From an optimization exercise on the open Yosys and OpenROAD flow, aimed at small area and a short achievable clock period; shortcuts taken in it are not production practice.
RTL that was checked went through simulation tests only; none was proved equivalent to the original.
The series may have gaps, and a smaller design here may also do less where the tests do not look.
No functional check of the RTL was part of runs 2 to 4 and 8.

<file path="design/flow/config.mk">
export PLATFORM = sky130hd
export DESIGN_NAME = iir
export DESIGN_NICKNAME = iir
export VERILOG_FILES = /design/flow/design.v
export SDC_FILE = /design/flow/constraint.sdc
export NUM_CORES = 4
export LEC_CHECK = 0
export CAP_MARGIN = 20
export CORE_MARGIN = 2
export CORE_UTILIZATION = 40
export PLACE_DENSITY = 0.6
export SLEW_MARGIN = 20
</file>
<file path="design/flow/constraint.sdc">
create_clock -name core_clock -period 13.0 [get_ports {clk}]
set_input_delay 2.6000 -clock core_clock [delete_from_list [all_inputs] [get_ports {clk}]]
set_output_delay 2.6000 -clock core_clock [all_outputs]
set_load 0.01 [all_outputs]
</file>
<file path="design/flow/design.v">
`timescale 1ns / 1ps
module iir(clk,
           rst_n,
           x,
           y);
    input clk;
    input rst_n;
    input signed [31:0] x;
    output reg signed [31:0] y;
    reg signed [31:0] y1;
    reg signed [31:0] y2;
    reg signed [31:0] x1;
    reg signed [31:0] x2;
    always@(*)
    begin
        y = 6*x + (x1) + 2*(x2) - 4*(y1) - 3*(y2);
    end
    always@(posedge clk or negedge rst_n)
    begin
        if(~rst_n)
        begin
            y1 <= 0;
            y2 <= 0;
            x1 <= 0;
            x2 <= 0;
        end
        else
        begin
            y1 <= y;
            y2 <= y1;
            x1 <= x;
            x2 <= x1;
        end
    end
endmodule
</file>
<file path="design/flow/run.sh">
#!/bin/bash
# synth_recipe.tcl (not shown) runs the flow's synth.tcl, then flattens the netlist and writes it again
# the make line also repeats each setting of config.mk as NAME=value (left out here)
make -C /OpenROAD-flow-scripts/flow DESIGN_CONFIG=/design/flow/config.mk WORK_HOME=/design/flow/orfs CLKGATE_MAP_FILE= SYNTH_SCRIPT=/design/flow/synth_recipe.tcl finish
</file>
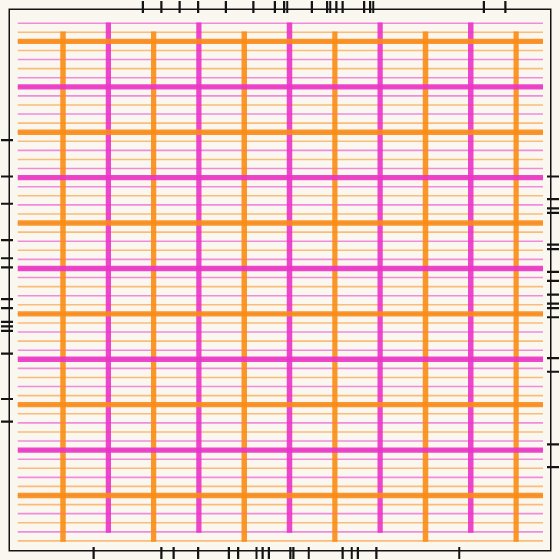
run_1/pdn.png
Pins as bars on the die edge.
| color | net |
|---|---|
| magenta | VDD |
| orange | VSS |
met5 straps: 11
met1 rails: 58
met4 straps: 11
signal pins: 66
rows: 57

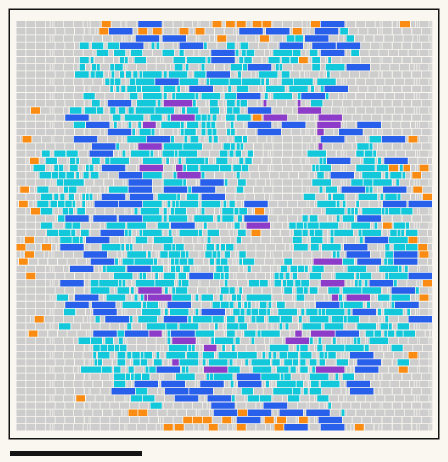
run_1/cell_classes.png
The bar under the picture is 50 µm long. Fill, decap, tap and diode cells in gray.
| color | class | cells |
|---|---|---|
| orange | other buffers and delay cells | 66 |
| purple | clock drivers and dummy loads | 32 |
| blue | flip-flops | 127 |
| cyan | all other logic | 743 |
Util after Layout: 47.6%
std cell rows: 57
post-route design area: 11600 µm²

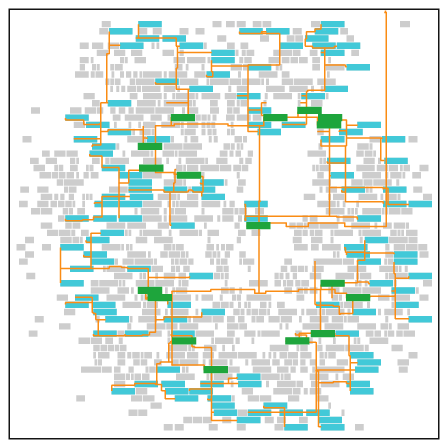
run_1/clock_map.png
[green] cells driving clock nets | count: 17
[cyan] flip-flops | count: 127
[orange] clock wires | length: 1940 µm
flops lie: all over the die
routed clock nets: 18
maximum clock skew at final layout: 0.0101 ns

==> summary.txt, run 1 <==
- The run finished with no timing, DRC or antenna violations.
- The via count of the first global-routing pass came to 6409.
- The main combinational cell family by area after synthesis is adder cells.
- The aggregate negative setup slack is 0 ns.
- The final routed DRC violation total is 0.
- The clock transition at the registers of the reported paths is 0.06 ns.
- The die boundary width is 162 µm.
- The fraction of area in clock buffers and inverters is 5.26%.
- After detailed routing, the met3 layer carries ~610 µm of wire.
- The root cell of the clock tree is sky130_fd_sc_hd__clkbuf_16.
- Setup repair after global routing left no endpoint under its margin.
- For this run, the leading register cell type out of synthesis is sky130_fd_sc_hd__dfrtp_1.
- The setup slack of the critical path after layout is 0.643 ns.
- The met1 track demand over resource is 24.0%.
- The worst setup path is of the input port to output port kind.
- The worst hold path class is flop to flop.
- Excluding fillers, the count of instances in the completed layout stands at 1292.
- Routability-driven placement finished with a final weighted congestion of about 0.81.
- The post-placement worst setup slack is about 0.56 ns.
- The data arrival time of the critical path is 9.76 ns.
- The number of flops mapped to enable cells by yosys is 0.
- The detail route stage leaves a number of antenna-violating nets equal to 0.
- The timing endpoint of the critical path is y[27].
- The portion of the clock cycle consumed by the worst path in the final layout is 95.1%.
- Of the total synthesized cell area, the portion taken by full adders, half adders and majority gates is between 30% and 40%.
- Summing the areas of all xor and xnor instances in the mapped netlist gives 5.81% of the synthesized area.
- The starting utilization of the core area is 40.8%.
- The post-detailed-placement cell area is 11000 µm².
==> run 2: changes to the inputs <==
==> design/flow/design.v (replaced) <==
module iir(clk,
           rst_n,
           x,
           y);
    input clk;
    input rst_n;
    input signed [31:0] x;
    output reg signed [31:0] y;
    reg signed [31:0] s1;
    reg signed [31:0] s2;
    always @(*)
    begin
        y = 6*x + s1;
    end
    always @(posedge clk or negedge rst_n)
    begin
        if (~rst_n)
        begin
            s1 <= 0;
            s2 <= 0;
        end
        else
        begin
            s1 <= x - 4*y + s2;
            s2 <= 2*x - 3*y;
        end
    end
endmodule
==> run 2 against run 1 <==
- count of clock-buffer cells in the layout down 11
- hold slack better by 0.12 ns
- flip-flop and latch count down 63
- highest routed layer unchanged
==> summary.txt, run 2 <==
- The type of the setup path with the least slack is input port to output port.
- The congestion estimate from routability-driven global placement came to 0.891.
- The endpoint identified for the worst register-to-register timing path is s2[30].
- On the final layout, the worst hold slack is 0.471 ns.
- The top flip-flop cell by instance count after synthesis is sky130_fd_sc_hd__dfrtp_1.
- The worst hold path class is flop to flop.
- The detailed-route wire length per cell is 16.5 µm.
- The post-placement worst setup slack is 1.86 ns.
- TritonCTS built the clock tree.
- Setup slack on the critical path of the routed design comes to 1.82 ns.
- The number of flops mapped to enable cells by yosys is 0.
- The area of all placed cells without fillers is 11200 µm².
- The post-route non-filler standard cell count is ~1500.
- After filler insertion, the fill cell instance count of the layout stands at 2440.
- The portion of the clock cycle consumed by the worst path in the final layout is 86.0%.
- For this run, global-route usage on met3 was measured as 1.76%.
- Setup repair after global routing left no endpoint under its margin.
- The via count of the first global-routing pass is 8045.
- For this run, the total global-route usage over all layers was measured as 19.8%.
- After detailed routing, the total wire length is ~25000 µm.
- The violation count after the first detailed-routing iteration is 434.
- The timing endpoint of the critical path is y[29].
- After detailed placement, the total cell area comes to 11000 µm².
- The residual overflow from global routing is 0.
- The number of multi-input combinational cells is 915.
- The initialized floorplan defines 57 standard-cell rows.
- Wire segments on met3 add up to 513 µm in the final route.
- The main combinational cell family by area after synthesis is adder cells.
- The flow ran to the end and the layout has no timing, DRC or antenna violations.
- Once layout is complete, the utilization of the core stands at between 40% and 50%.
- Of the total synthesized cell area, the portion taken by XOR and XNOR cells is a little under an eighth.
- By area the synthesized netlist is led by sky130_fd_sc_hd__ha_1 24%, sky130_fd_sc_hd__dfrtp_1 16%, sky130_fd_sc_hd__fa_1 10%.
- The die boundary width is about 160 µm.
- The post-synthesis adder-cell area fraction is roughly a third.
- CTS placed an instance of sky130_fd_sc_hd__clkbuf_16 at the clock tree root.
- The fraction of area in clock buffers and inverters is ~2.5%.
- Adding up every negative setup slack in the final design gives 0 ns.
- Clock-pin slew was measured on the worst setup and hold paths at 0.05 ns.
- The starting utilization of the core area is 40.8%.
- The most frequent cell on the critical path is sky130_fd_sc_hd__a21o_1.
- The data arrival time of the critical path is 8.58 ns.
- For this run, design rule violations remaining after detail routing come to 0.
- The top cell class by occupied area is multi-input combinational cells.
- During tapcell insertion the tool placed 324 well taps.
- The cell count along the critical path is 25.
- The max capacitance violation total is 0.
- The cell with the most instances after synthesis is sky130_fd_sc_hd__ha_1.
- In this run the remaining antenna-violating nets after routing total 0.
- Global routing used about 29% of the available met1 tracks.
- For the worst setup path, the data required time is 10.40 ns.
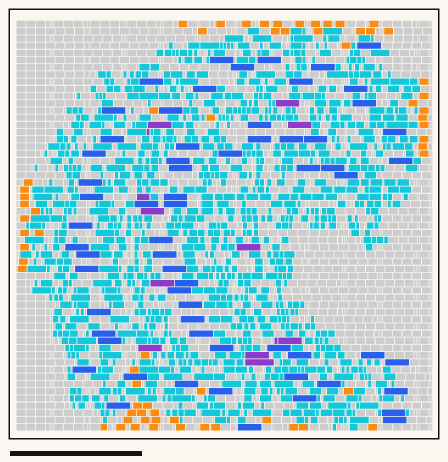
run_2/cell_classes.png
The bar under the picture is 50 µm long. Fill, decap, tap and diode cells in gray.
| color | class | cells |
|---|---|---|
| purple | clock drivers and dummy loads | 13 |
| blue | flip-flops | 64 |
| orange | other buffers and delay cells | 65 |
| cyan | all other logic | 1054 |

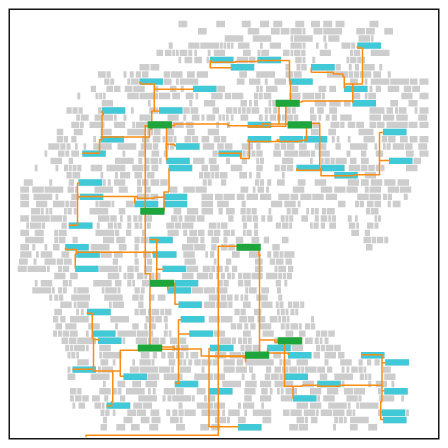
run_2/clock_map.png
maximum clock skew at final layout: 0.0129 ns
source-to-sink clock delay at the later pin of the worst-skew pair: 0.35 ns

==> run 3: changes to the inputs <==
--- a/design/flow/config.mk
+++ b/design/flow/config.mk
@@ -9,4 +9,5 @@
 export CORE_MARGIN = 2
 export CORE_UTILIZATION = 40
 export PLACE_DENSITY = 0.6
+export SETUP_SLACK_MARGIN = 5
 export SLEW_MARGIN = 20
==> run 3 against run 2 <==
- still clean
- core utilization grew 11 points
- global-route usage increased by 1.9 points
- clock skew hardly changed
- cell area is 24% higher
- count of clock-buffer cells in the layout unchanged
- sequential share of layout area decreased by 2.7 points
==> summary.txt, run 3 <==
- For the worst-skew pair, the clock arrives at the later sink with an insertion delay of about 0.36 ns.
- In the detailed route, the total length drawn on met3 is about 940 µm.
- The routability-driven placement congestion ratio is 0.895.
- The number of core rows is 57.
- The post-route non-filler standard cell count is ~1600.
- The endpoint identified for the worst register-to-register timing path is s1[31].
- The first routing iteration left 527 violations.
- In the final layout, flip-flops and latches occupy ~1600 µm².
- In the routed design, unresolved DRC markers number 0.
- The number of fillers in the final layout is approximately 2100.
- The most critical setup path has its endpoint at y[30].
- In the global route stage, met1 resource usage came out at 28.6%.
- The post-detailed-placement cell area is between 10000 and 15000 µm².
- The residual overflow from global routing is 0.
- The post-synthesis adder-cell area fraction is 34.4%.
- The total iterations of the first detailed-routing run is 4.
- The synthesized design contains 0 enable-type register cells.
- The tree is rooted in a sky130_fd_sc_hd__clkbuf_16.
- After synthesis, the largest family of logic cells by area is adder cells.
- The end-of-flow core utilization is 57.1%.
- The required time at the worst-slack endpoint is 10.40 ns.
- The worst setup path is of the input port to output port kind.
- The smallest hold slack is ~0.5 ns.
- In the final layout, clock buffers and inverters account for roughly 2.2% of the cell area.
- The area of the core is 24400 µm².
- TritonCTS built the clock tree.
- Counting stages on the worst path, the most repeated cell is sky130_fd_sc_hd__a21o_1.
- Across the routed clock network, the largest skew measured is 0.0131 ns.
- The startpoint identified for the worst hold timing path is s2[0].
- The biggest slice of the area belongs to multi-input combinational cells.
- Clock-pin slew was measured on the worst setup and hold paths at 0.07 ns.
- The die height is 162 µm.
- Each instance of the synthesized netlist takes up on average between 8 and 9 µm².
- Setup repair after global routing could not meet its margin everywhere.
- The starting utilization of the core area is between 40% and 50%.
- The setup slack of the critical path after layout is 3.46 ns.
- The worst hold path class is flop to flop.
- The aggregate negative setup slack is 0 ns.
- Of the available clock period, the critical path in the final layout requires 73.4%.
- The run finished with no timing, DRC or antenna violations.
- The post-placement worst setup slack is between 2 and 2.5 ns.
- Data arrives at the worst endpoint at around 6.9 ns.
- The number of antenna-violating nets in the routed design is 0.
- The number of multi-input combinational cells is 915.
- The met3 track utilization from global routing is 2.76%.
- The XOR/XNOR share of the synthesized area is 11.8%.
- Max-cap violations in this run came to 0.
- By area the synthesized netlist is led by sky130_fd_sc_hd__ha_1 24%, sky130_fd_sc_hd__dfrtp_1 16%, sky130_fd_sc_hd__fa_1 10%.
- The flow inserted 324 tap cells.
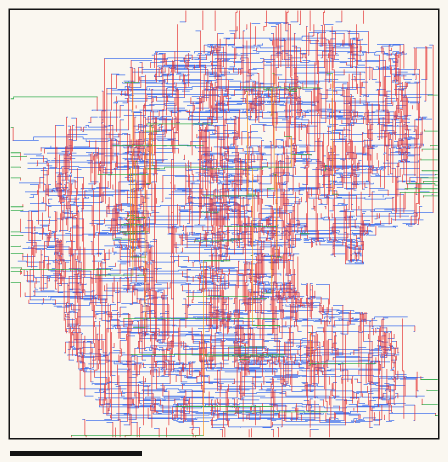
run_3/metal_stack.png
The bar under the picture is 50 µm long.
| color | layer | wire length |
|---|---|---|
| orange | met4 | 581 µm |
| red | met2 | 13500 µm |
| blue | met1 | 13100 µm |
| green | met3 | 936 µm |
routed length per placed instance: 17.1 µm
wire length reported by the detailed router: 28100 µm
GRT Util Overall: 21.7%
detailed-route via count: 8662

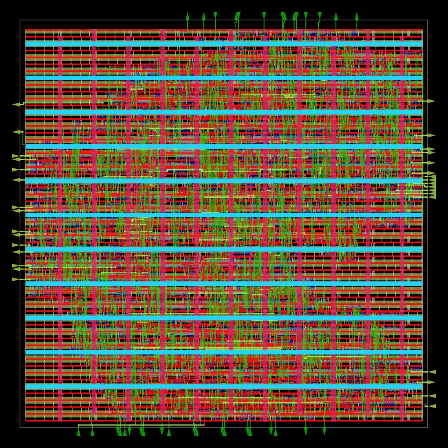
run_3/final_all.png
area of the die: 26200 µm²
boundary pin count: 66
post-route design area: 13900 µm²

==> run 4: changes to the inputs <==
--- a/design/flow/config.mk
+++ b/design/flow/config.mk
@@ -5,6 +5,7 @@
 export SDC_FILE = /design/flow/constraint.sdc
 export NUM_CORES = 4
 export LEC_CHECK = 0
+export ABC_AREA = 1
 export CAP_MARGIN = 20
 export CORE_MARGIN = 2
 export CORE_UTILIZATION = 40
==> run 4 against run 3 <==
- synthesized area grew 12%
- via count grew 31%
- critical path type unchanged
- first-iteration DRC count increased by 25%
- still clean
- register-to-register slack gained 0.71 ns
- critical path depth decreased by 2
- die area increased by 12%
- non-clock buffer count is 64 higher
- synthesized cell count grew 35%
==> summary.txt, run 4 <==
- The run finished with no timing, DRC or antenna violations.
- The synthesized netlist devotes 10.1% of its cell area to XOR and XNOR gates.
- At the worst endpoint, the required time is 10.40 ns.
- The endpoint of the worst register-to-register path is s2[31].
- The detailed-route wire length per cell is 18.4 µm.
- For this run, combinational gates with multiple inputs come to 1198.
- By area, the combinational part of the netlist is dominated by adder cells.
- The post-placement worst setup slack is 2.85 ns.
- Following the worst setup path forward leads to its endpoint at y[30].
- The die boundary width is 171 µm.
- The most frequent cell on the critical path is sky130_fd_sc_hd__a21oi_4.
- For met1 alone, demand over resource in global routing was 36.8%.
- Detailed routing placed a total of ~1800 µm of wire on met3.
- Among all flip-flop cells after synthesis, the most frequent one is sky130_fd_sc_hd__dfrtp_1.
- The starting utilization of the core area is 40.3%.
- The type of the setup path with the least slack is input port to output port.
- Tap insertion was completed with between 300 and 400 tapcells.
- Ranked by total cell area, the synthesized netlist is headed by sky130_fd_sc_hd__ha_1 22%, sky130_fd_sc_hd__dfrtp_1 14%, sky130_fd_sc_hd__nand2_1 11%.
- The fraction of area in clock buffers and inverters is approximately 1.9%.
- The smallest hold slack is 0.468 ns.
- At the later pin of the worst-skew pair, clock insertion delay measures 0.35 ns.
- The total iterations of the first detailed-routing run is 7.
- The via count of the first global-routing pass was 11156.
- After routing, the total negative slack on setup checks comes to 0 ns.
- Across all layers, the routed design uses about 11000 vias.
- By area, the class that comes first in the final layout consists of multi-input combinational cells.
- Yosys mapped a number of flops with a built-in enable equal to 0.
- After Yosys synthesis, full adders, half adders and majority gates account for 30.7% of the synthesized area.
- The number of fillers in the final layout is 2281.
- The cell count along the critical path is 24.
- The synthesized area per cell is about 7.3 µm².
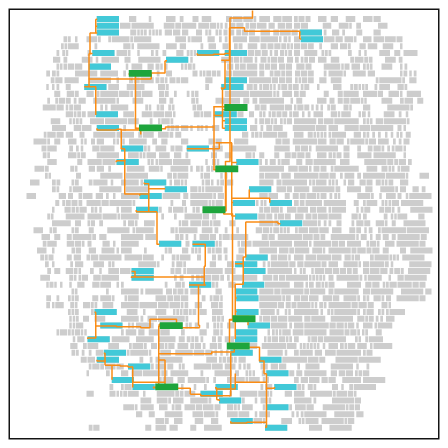
run_4/clock_map.png
maximum clock skew at final layout: 0.00903 ns

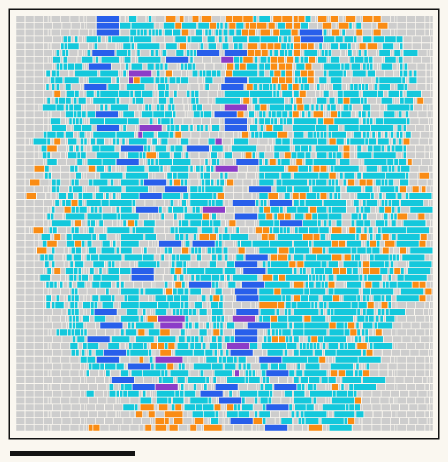
run_4/cell_classes.png
The bar under the picture is 50 µm long. Fill, decap, tap and diode cells in gray.
| color | class | cells |
|---|---|---|
| purple | clock drivers and dummy loads | 16 |
| orange | other buffers and delay cells | 254 |
| blue | flip-flops | 64 |
| cyan | all other logic | 1458 |
std cell rows: 61
register fraction of the total cell area: 9.56%
CORE AREA: 27600 µm²
Util after Layout: 60.6%
post-route design area: 16800 µm²

## Run 5: large edit since run 4, in outline
design/flow/design.v: 28 -> 1445 lines; modules unchanged: 0
  iir: edited, 28 -> 1445 lines
--- a/design/flow/config.mk
+++ b/design/flow/config.mk
@@ -6,9 +6,7 @@
 export NUM_CORES = 4
 export LEC_CHECK = 0
-export ABC_AREA = 1
 export CAP_MARGIN = 20
 export CORE_MARGIN = 2
 export CORE_UTILIZATION = 40
 export PLACE_DENSITY = 0.6
-export SETUP_SLACK_MARGIN = 5
 export SLEW_MARGIN = 20
==> run 5 against run 4 <==
- still clean on timing, DRC and antenna
- final cell count decreased by 53%
- sequential share of layout area increased by 8.8 points
- synthesized cell count shrank 53%
==> summary.txt, run 5 <==
- After Yosys synthesis, XOR and XNOR cells account for 7.89% of the synthesized area.
- Dividing the final minimum period by the clock period gives around 72%.
- The number of antenna-violating nets in the routed design is 0.
- For met3 alone, demand over resource in global routing was 3.22%.
- The total iterations of the first detailed-routing run is 4.
- The core region is 18900 µm².
- For this run, the leading register cell type out of synthesis is sky130_fd_sc_hd__dfrtp_1.
- The fraction of area in clock buffers and inverters is 3.05%.
- The end-of-flow core utilization is 46.3%.
- The area occupied by registers is 1600 µm².
- The number of flops mapped to enable cells by yosys is 0.
- The run finished with no timing, DRC or antenna violations.
- In the post-route analysis, the smallest setup slack over all paths is 3.67 ns.
- The violation count after the first detailed-routing iteration is 193.
- Setup repair after global routing left no endpoint under its margin.
- Pin placement for this block handled 66 I/O pins.
- The timing endpoint of the critical path is y[30].
- The die footprint is 20500 µm².
- The worst hold path belongs to the class flop to flop.
- In this run the number of cells on the critical path is 14.
- The beginning of the worst hold path is s1[0].
- The endpoint identified for the worst register-to-register timing path is s1[31].
- TritonCTS built the clock tree.
- The congestion estimate from routability-driven global placement came to 0.861.
- For this floorplan the total number of well-tap instances is 260.
- By startpoint and endpoint, the worst setup path is classified as input port to output port.
- Global routing consumed, on the met1 layer, 24.4% of the routing resources.
- After filler insertion, the fill cell instance count of the layout stands at 1773.
- The max capacitance violation total is 0.
- Wires add up to 17000 µm.
- The post-detailed-placement cell area is 8480 µm².
- The die boundary width is 143 µm.
- The post-route non-filler standard cell count is about 1000.
- After clock tree synthesis, the clock-pin slew on the worst setup and hold paths is 0.05 ns.
- The cell with the most instances after synthesis is sky130_fd_sc_hd__fa_1.
- Clock latency on the worst-skew pair, taken at its later pin, is approximately 0.35 ns.
- In the detailed route, the total length drawn on met3 is 556 µm.
- Summing over every cut layer, the via total after detailed routing is around 5200.
- OpenSTA, run right after detailed placement, puts the worst setup slack at between 3 and 4 ns.
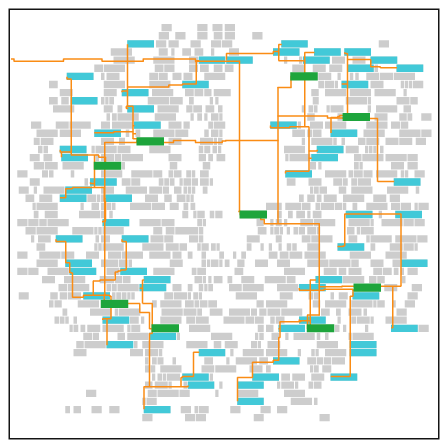
run_5/clock_map.png
[orange] clock wires | length: 1200 µm
[green] cells driving clock nets | count: 9
[cyan] flip-flops | count: 64
flops lie: all over the die
maximum clock skew at final layout: 0.00786 ns

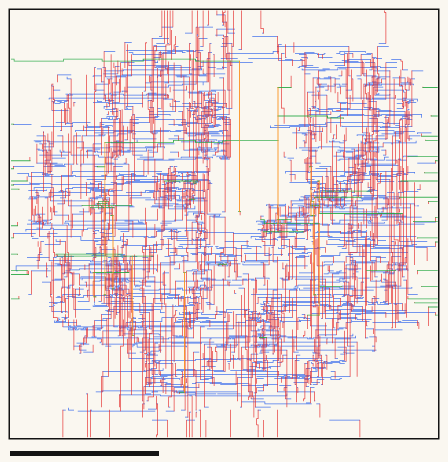
run_5/metal_stack.png
The bar under the picture is 50 µm long.
| color | layer | wire length |
|---|---|---|
| red | met2 | 8400 µm |
| blue | met1 | 7730 µm |
| orange | met4 | 335 µm |
| green | met3 | 557 µm |

==> run 6: changes to the inputs <==
--- a/design/flow/config.mk
+++ b/design/flow/config.mk
@@ -5,6 +5,7 @@
 export SDC_FILE = /design/flow/constraint.sdc
 export NUM_CORES = 4
 export LEC_CHECK = 0
+export ABC_CLOCK_PERIOD_IN_PS = 2500
 export CAP_MARGIN = 20
 export CORE_MARGIN = 2
 export CORE_UTILIZATION = 40
==> run 6 against run 5 <==
- cell area stayed put
- synthesized cell count unchanged
- core utilization unchanged
- global-route usage is the same
- setup slack is the same
- clock skew is the same
- sequential share of layout area unchanged
- synthesized area unchanged
- die area did not move
==> summary.txt, run 6 <==
- The met3 wire length is about 560 µm.
- The flow ran to the end and the layout has no timing, DRC or antenna violations.
- For this design the top-level I/O count stands at 66.
- The cell sitting at the root of the clock tree is a sky130_fd_sc_hd__clkbuf_16.
- The worst register-to-register path ends at s1[31].
- The type of the setup path with the least slack is input port to output port.
- For the worst setup path, the data arrival time is 6.73 ns.
- The post-detailed-placement cell area is 8480 µm².
- At the end of routability-driven placement, the weighted congestion stood at 0.861.
- The worst setup skew after layout is 0.00786 ns.
- Data on the critical path is required at its endpoint by 10.40 ns.
- The number of multi-input combinational cells is roughly 520.
- In the post-route analysis, the smallest setup slack over all paths is 3.67 ns.
- The final routed DRC violation total is 0.
- Counting flops with a built-in enable in the synthesized netlist gives 0.
- The cell count along the critical path is 14.
- Setup repair after global routing left no endpoint under its margin.
- The startpoint identified for the worst hold timing path is s1[0].
- The end-of-flow core utilization is between 40% and 50%.
- The flow inserted 260 tap cells.
- The main combinational cell family by area after synthesis is adder cells.
- The synthesized area per cell is 10.8 µm².
- The via count of the first global-routing pass came to about 5700.
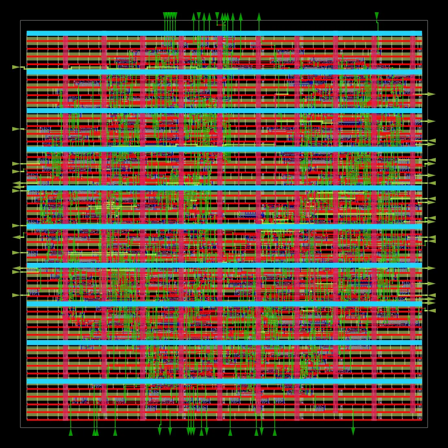
run_6/final_all.png
width of the die: 143 µm
post-route design area: 8740 µm²
std cell rows: 50
number of standard cells in the layout, taps in and fillers out: 1024
wire length reported by the detailed router: 17000 µm

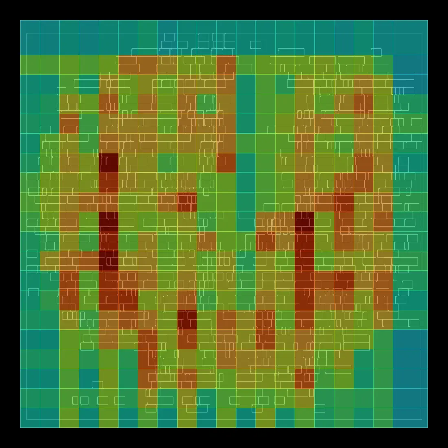
run_6/final_congestion.png
grt met3 use: 3.22%
most congested layer reported by global routing: met2

==> run 7: changes to the inputs <==
--- a/design/flow/config.mk
+++ b/design/flow/config.mk
@@ -5,9 +5,9 @@
 export SDC_FILE = /design/flow/constraint.sdc
 export NUM_CORES = 4
 export LEC_CHECK = 0
-export ABC_CLOCK_PERIOD_IN_PS = 2500
 export CAP_MARGIN = 20
 export CORE_MARGIN = 2
 export CORE_UTILIZATION = 40
 export PLACE_DENSITY = 0.6
+export SETUP_SLACK_MARGIN = 4.5
 export SLEW_MARGIN = 20
==> run 7 against run 6 <==
- global-route usage up 0.074 points
- core utilization rose by 1.4 points
- synthesized area stayed put
- final cell count rose by 1.1%
- cell area is 2.9% higher
- maximum frequency rose by 9.5%
- critical endpoint is now y[31]
==> summary.txt, run 7 <==
- After routing the design area is 9000 µm².
- The synthesized netlist devotes 7.89% of its cell area to XOR and XNOR gates.
- The number of fillers in the final layout is 1761.
- TritonCTS built the clock tree.
- The number of flops mapped to enable cells by yosys is 0.
- The residual overflow from global routing is 0.
- The critical path crosses 12 cells after its start point.
- Excluding fillers, the count of instances in the completed layout stands at 1035.
- The die covers approximately 20000 µm².
- Summing the areas of all fa, ha and maj instances in the mapped netlist gives 44.6% of the synthesized area.
- The aggregate negative setup slack is 0 ns.
- Max-cap violations in this run came to 0.
- The type of the setup path with the least slack is input port to output port.
- By area, the class that comes first in the final layout consists of multi-input combinational cells.
- Measured along the x axis, the die boundary spans between 100 and 150 µm.
- The final layout contains routed wiring with a total length of 17400 µm.
- The root cell of the clock tree is sky130_fd_sc_hd__clkbuf_16.
- The layout contains a multi-input combinational cell count of 522.
- After synthesis, the cell types taking the most area are sky130_fd_sc_hd__fa_1 30%, sky130_fd_sc_hd__dfrtp_1 21%, sky130_fd_sc_hd__ha_1 15%.
- The sequential cell area share is 17.8%.
- The flow inserted 260 tap cells.
- The setup slack of the critical path after layout is 4.48 ns.
- The count of nets left with antenna violations once routing finished came out at 0.
- The global-route usage over all layers is 18.4%.
- Global routing used 24.4% of the available met1 tracks.
- Of the available clock period, the critical path in the final layout requires 65.5%.
- The violation count after the first detailed-routing iteration is 170.
- The floorplan has 50 rows.
- The routability-driven placement congestion ratio is 0.861.
- Clock-pin slew was measured on the worst setup and hold paths at 0.05 ns.
- The placed instances occupy a cell area of 8480 µm².
- The most used flip-flop cell after synthesis is sky130_fd_sc_hd__dfrtp_1.
- The worst hold path class is flop to flop.
- Hold timing on the final database bottoms out at a slack of 0.469 ns.
- The timing endpoint of the critical path is y[31].
- Global routing consumed, on the met3 layer, around 3.2% of the routing resources.
- The synthesized area per cell is between 10 and 15 µm².
- The end-of-flow core utilization is between 40% and 50%.
- The via count of the routed design is around 5300.
- The layout inverter count without the clock tree is 96.
- The area of the core is 18900 µm².
- The final routed DRC violation total is 0.
- Before antenna repair, the detailed router went through 4 iterations.
- The met3 wire length is ~560 µm.
- The die height is 143 µm.
- STA puts the critical path data required time at 10.40 ns.
- The area occupied by registers is between 1500 and 2000 µm².
- The clock latency at the later pin of the worst-skew pair is between 0.3 and 0.4 ns.
- The run finished with no timing, DRC or antenna violations.
- Dividing the detail-routed wire length by the instance count gives 16.8 µm.
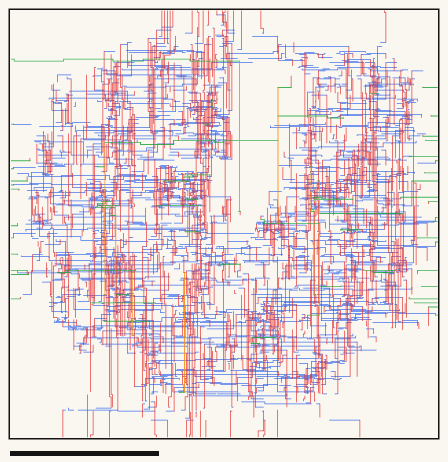
run_7/metal_stack.png
The bar under the picture is 50 µm long.
| color | layer | wire length |
|---|---|---|
| orange | met4 | 320 µm |
| blue | met1 | 7690 µm |
| red | met2 | 8810 µm |
| green | met3 | 565 µm |

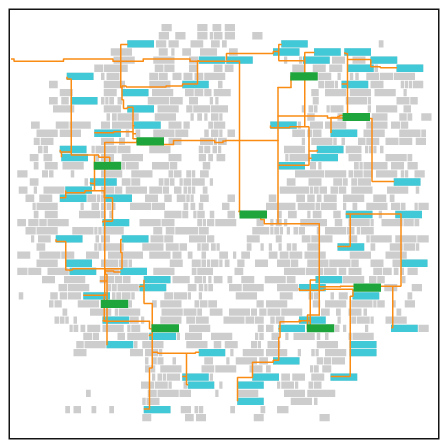
run_7/clock_map.png
[orange] clock wires | length: 1210 µm
[cyan] flip-flops | count: 64
[green] cells driving clock nets | count: 9
flops lie: all over the die
maximum clock skew at final layout: 0.00795 ns

--- run 8: outline of the changes from run 7 ---
design/flow/design.v: 1445 -> 1381 lines; modules unchanged: 0
  iir: edited, 1445 -> 1381 lines
--- a/design/flow/config.mk
+++ b/design/flow/config.mk
@@ -10,4 +10,3 @@
 export CORE_UTILIZATION = 40
 export PLACE_DENSITY = 0.6
-export SETUP_SLACK_MARGIN = 4.5
 export SLEW_MARGIN = 20
==> run 8 against run 7 <==
- still clean on timing, DRC and antenna
- non-clock buffer count decreased by 11
- routed wire length fell by 7.2%
- clock skew rose by 0.0023 ns
- maximum frequency shrank 9.8%
- setup slack worse by 0.92 ns
- die area decreased by 3.1%
- critical path depth is 1 higher
- largest cell class unchanged
- highest routed layer unchanged
==> summary.txt, run 8 <==
- The smallest hold slack is 0.473 ns.
- At the later pin of the worst-skew pair, clock insertion delay measures 0.34 ns.
- In the post-synthesis netlist, the cell with the most instances is sky130_fd_sc_hd__fa_1.
- The XOR/XNOR share of the synthesized area is slightly below 7%.
- The portion of the clock cycle consumed by the worst path in the final layout is between 70% and 80%.
- The via count of the first global-routing pass is 5459.
- Adding up every negative setup slack in the final design gives 0 ns.
- The number of well-tap cells placed is 234.
- The top flip-flop cell by instance count after synthesis is sky130_fd_sc_hd__dfrtp_1.
- The beginning of the worst hold path is s1[0].
- The total iterations of the first detailed-routing run is 4.
- The violation count after the first detailed-routing iteration is 161.
- In the final layout, flip-flops and latches take up between 10% and 20% of the cell area.
- Setup repair after global routing left no endpoint under its margin.
- The number of core rows is 50.
- The number of fillers in the final layout is about 1700.
- Sorting the synthesized cells by area gives the leading types as sky130_fd_sc_hd__fa_1 32%, sky130_fd_sc_hd__dfrtp_1 21%, sky130_fd_sc_hd__ha_1 15%.
- The endpoint identified for the worst register-to-register timing path is s1[31].
- The area occupied by registers is 1600 µm².
- The cell count along the critical path is 13.
- From left edge to right edge, the die measures 141 µm.
- The routing layer with the top usage in global route is met2.
- The routability-driven placement congestion ratio is 0.838.
- The layout inverter count without the clock tree is 106.
- Max-cap violations in this run came to 0.
- The count of cells in the finished layout, fillers not included, comes to 954.
- For the final database, setup skew stands at 0.0103 ns.
- In the global route stage, met3 resource usage came out at approximately 3.5%.
- In the layout the commonest cells are 119 x sky130_fd_sc_hd__fa_1, 106 x sky130_fd_sc_hd__inv_1, 90 x sky130_fd_sc_hd__ha_1, 64 x sky130_fd_sc_hd__clkdlybuf4s50_1, 64 x sky130_fd_sc_hd__dfrtp_1.
- Once routing completed, OpenROAD measured the worst setup slack at 3.56 ns.
- The worst hold path class is flop to flop.
- At the worst endpoint, the required time is 10.40 ns.
- The flow ran to the end and the layout has no timing, DRC or antenna violations.
- Data on the critical path arrives at its endpoint at 6.84 ns.
- The residual overflow from global routing is 0.
- The die footprint is 19900 µm².
- Cells fill 45.6% of the core in the end.
- The number of cells on the worst hold path is 0.
- The total area inside the core boundary comes to 18600 µm².
- The type of the setup path with the least slack is input port to output port.
- After clock tree synthesis, the clock-pin slew on the worst setup and hold paths is about 0.05 ns.
- The starting utilization of the core area is ~40%.
- During I/O placement, the number of pins put on the boundary was 66.
- The post-synthesis adder-cell area fraction is 46.7%.
- In the final layout, clock buffers and inverters account for 3.01% of the cell area.
- Clock tree synthesis selected as its root buffer the cell sky130_fd_sc_hd__clkbuf_16.
- The met3 wire length is ~550 µm.
- The die height is 141 µm.
- Summing all placed instances gives a cell area of about 8200 µm².
- The count of nets left with antenna violations once routing finished came out at 0.
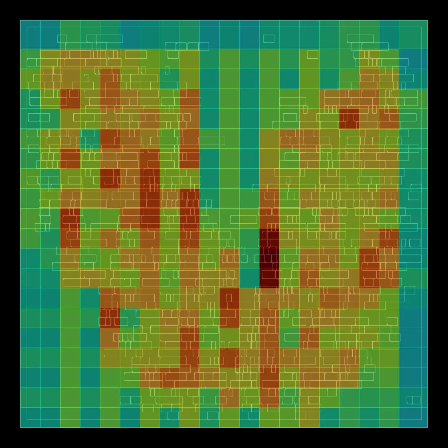
run_8/final_congestion.png
met2 track utilization from global routing: 31.3%
GRT Util Overall: 17.8%
met1 GRT Util: 22.7%

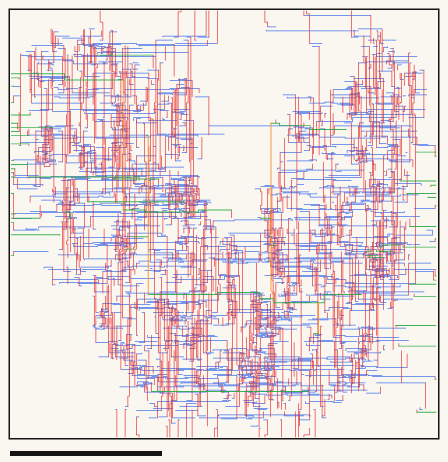
run_8/metal_stack.png
The bar under the picture is 50 µm long.
routed length per placed instance: 16.9 µm
detailed-route via count: 4789
wire length reported by the detailed router: 16100 µm


==> layout pictures side by side <==
Congestion heat map.
picture 1
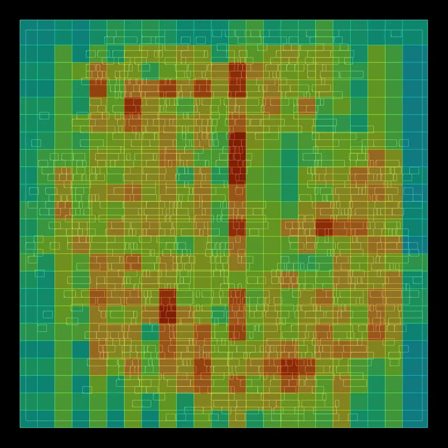
picture 2
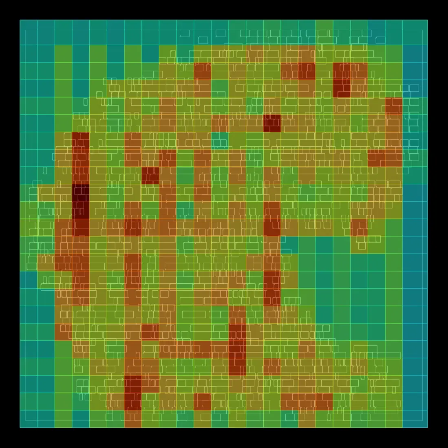
picture 3
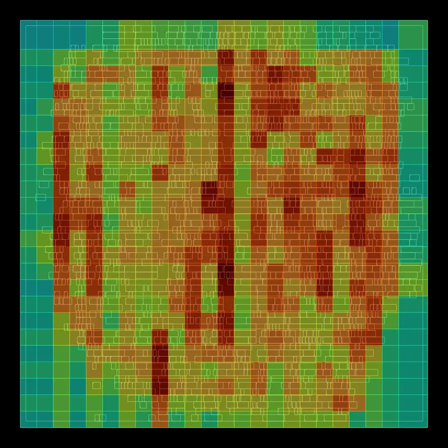
picture 4
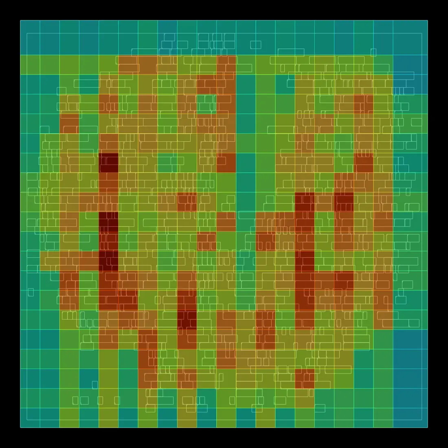
Picture 2 is run 2.
Picture 1 is run 1.
Picture 4 is run 7.
Picture 3 is run 4.
The one with the highest track usage is picture 3.


==> notes/layouts.md <==
Pictures saved along the way, in no particular order.

Final layout.
(a)
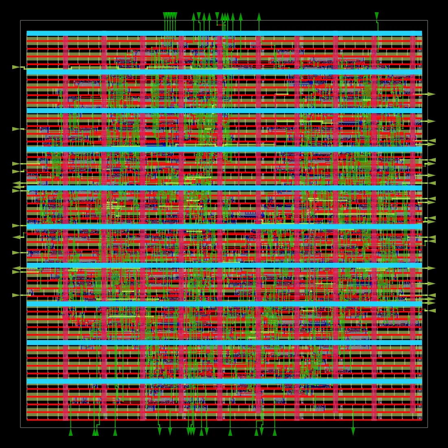
(b)
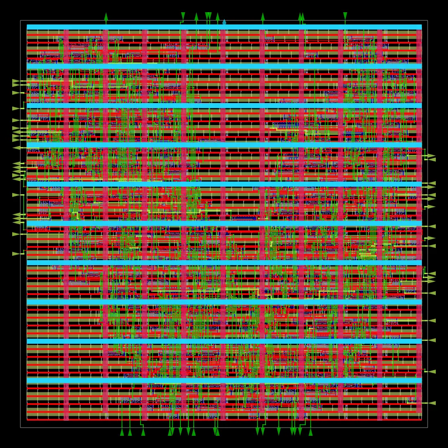
(c)
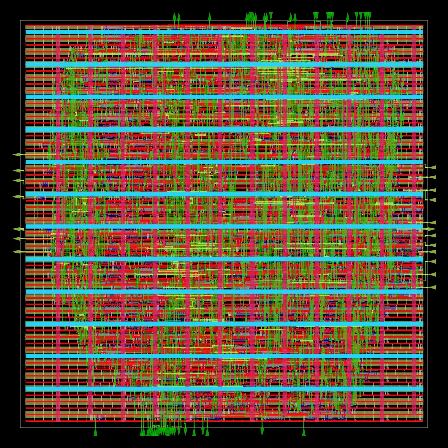
(d)
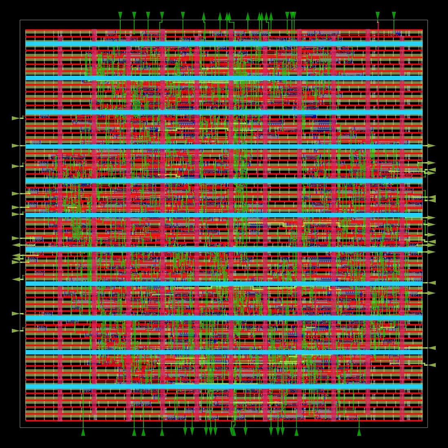
(e)
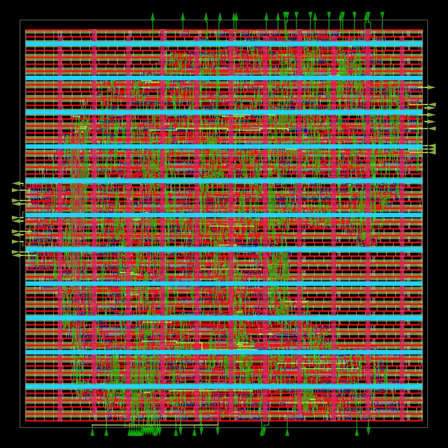
Of these, most wire: (c)
Of these, most cells: (c)
- run 8 = (b)
- run 7 = (a)
- run 4 = (c)
- run 2 = (e)
- run 1 = (d)

-- static timing again, ports no longer ideal --
No port has a modelled driver above. Below, the same layouts with a new extraction and two added sets of constraints.
Step 1: set_driving_cell puts a clkbuf_16 on clk and a buf_2 on each other input, an assumption about the parent block.
Step 2 moves the port delays by t, midway between the first and last clock arrival at a register: inputs arrive t later, outputs are due t later. That takes back most of the time a late clock gives input paths.
Slacks: no drivers / after step 1 / after step 2; pairs: no drivers / after step 1.
run | shift t [ns] | setup slack, ns | worst setup path at the end | slew at the worst register clock pin (ns)
run 1 | 0.457 | 0.643 / 0.619 / 0.619 | input to output | 0.06 / 0.06
run 2 | 0.387 | 1.817 / 1.795 / 1.795 | input to output | 0.06 / 0.06
run 3 | 0.394 | 3.462 / 3.411 / 3.330 | input to register | 0.07 / 0.07
run 4 | 0.385 | 4.209 / 4.168 / 3.852 | input to register | 0.06 / 0.06
run 5 | 0.387 | 3.669 / 3.644 / 3.644 | input to output | 0.06 / 0.06
run 6 | 0.387 | 3.669 / 3.644 / 3.644 | input to output | 0.06 / 0.06
run 7 | 0.387 | 4.480 / 4.458 / 4.458 | input to output | 0.06 / 0.06
run 8 | 0.385 | 3.559 / 3.532 / 3.532 | input to output | 0.06 / 0.06
After both steps setup and hold are still met in every run listed. The setup slack of run 4, which loses most, moves by -0.041 ns with the drivers and by -0.357 ns with both steps.
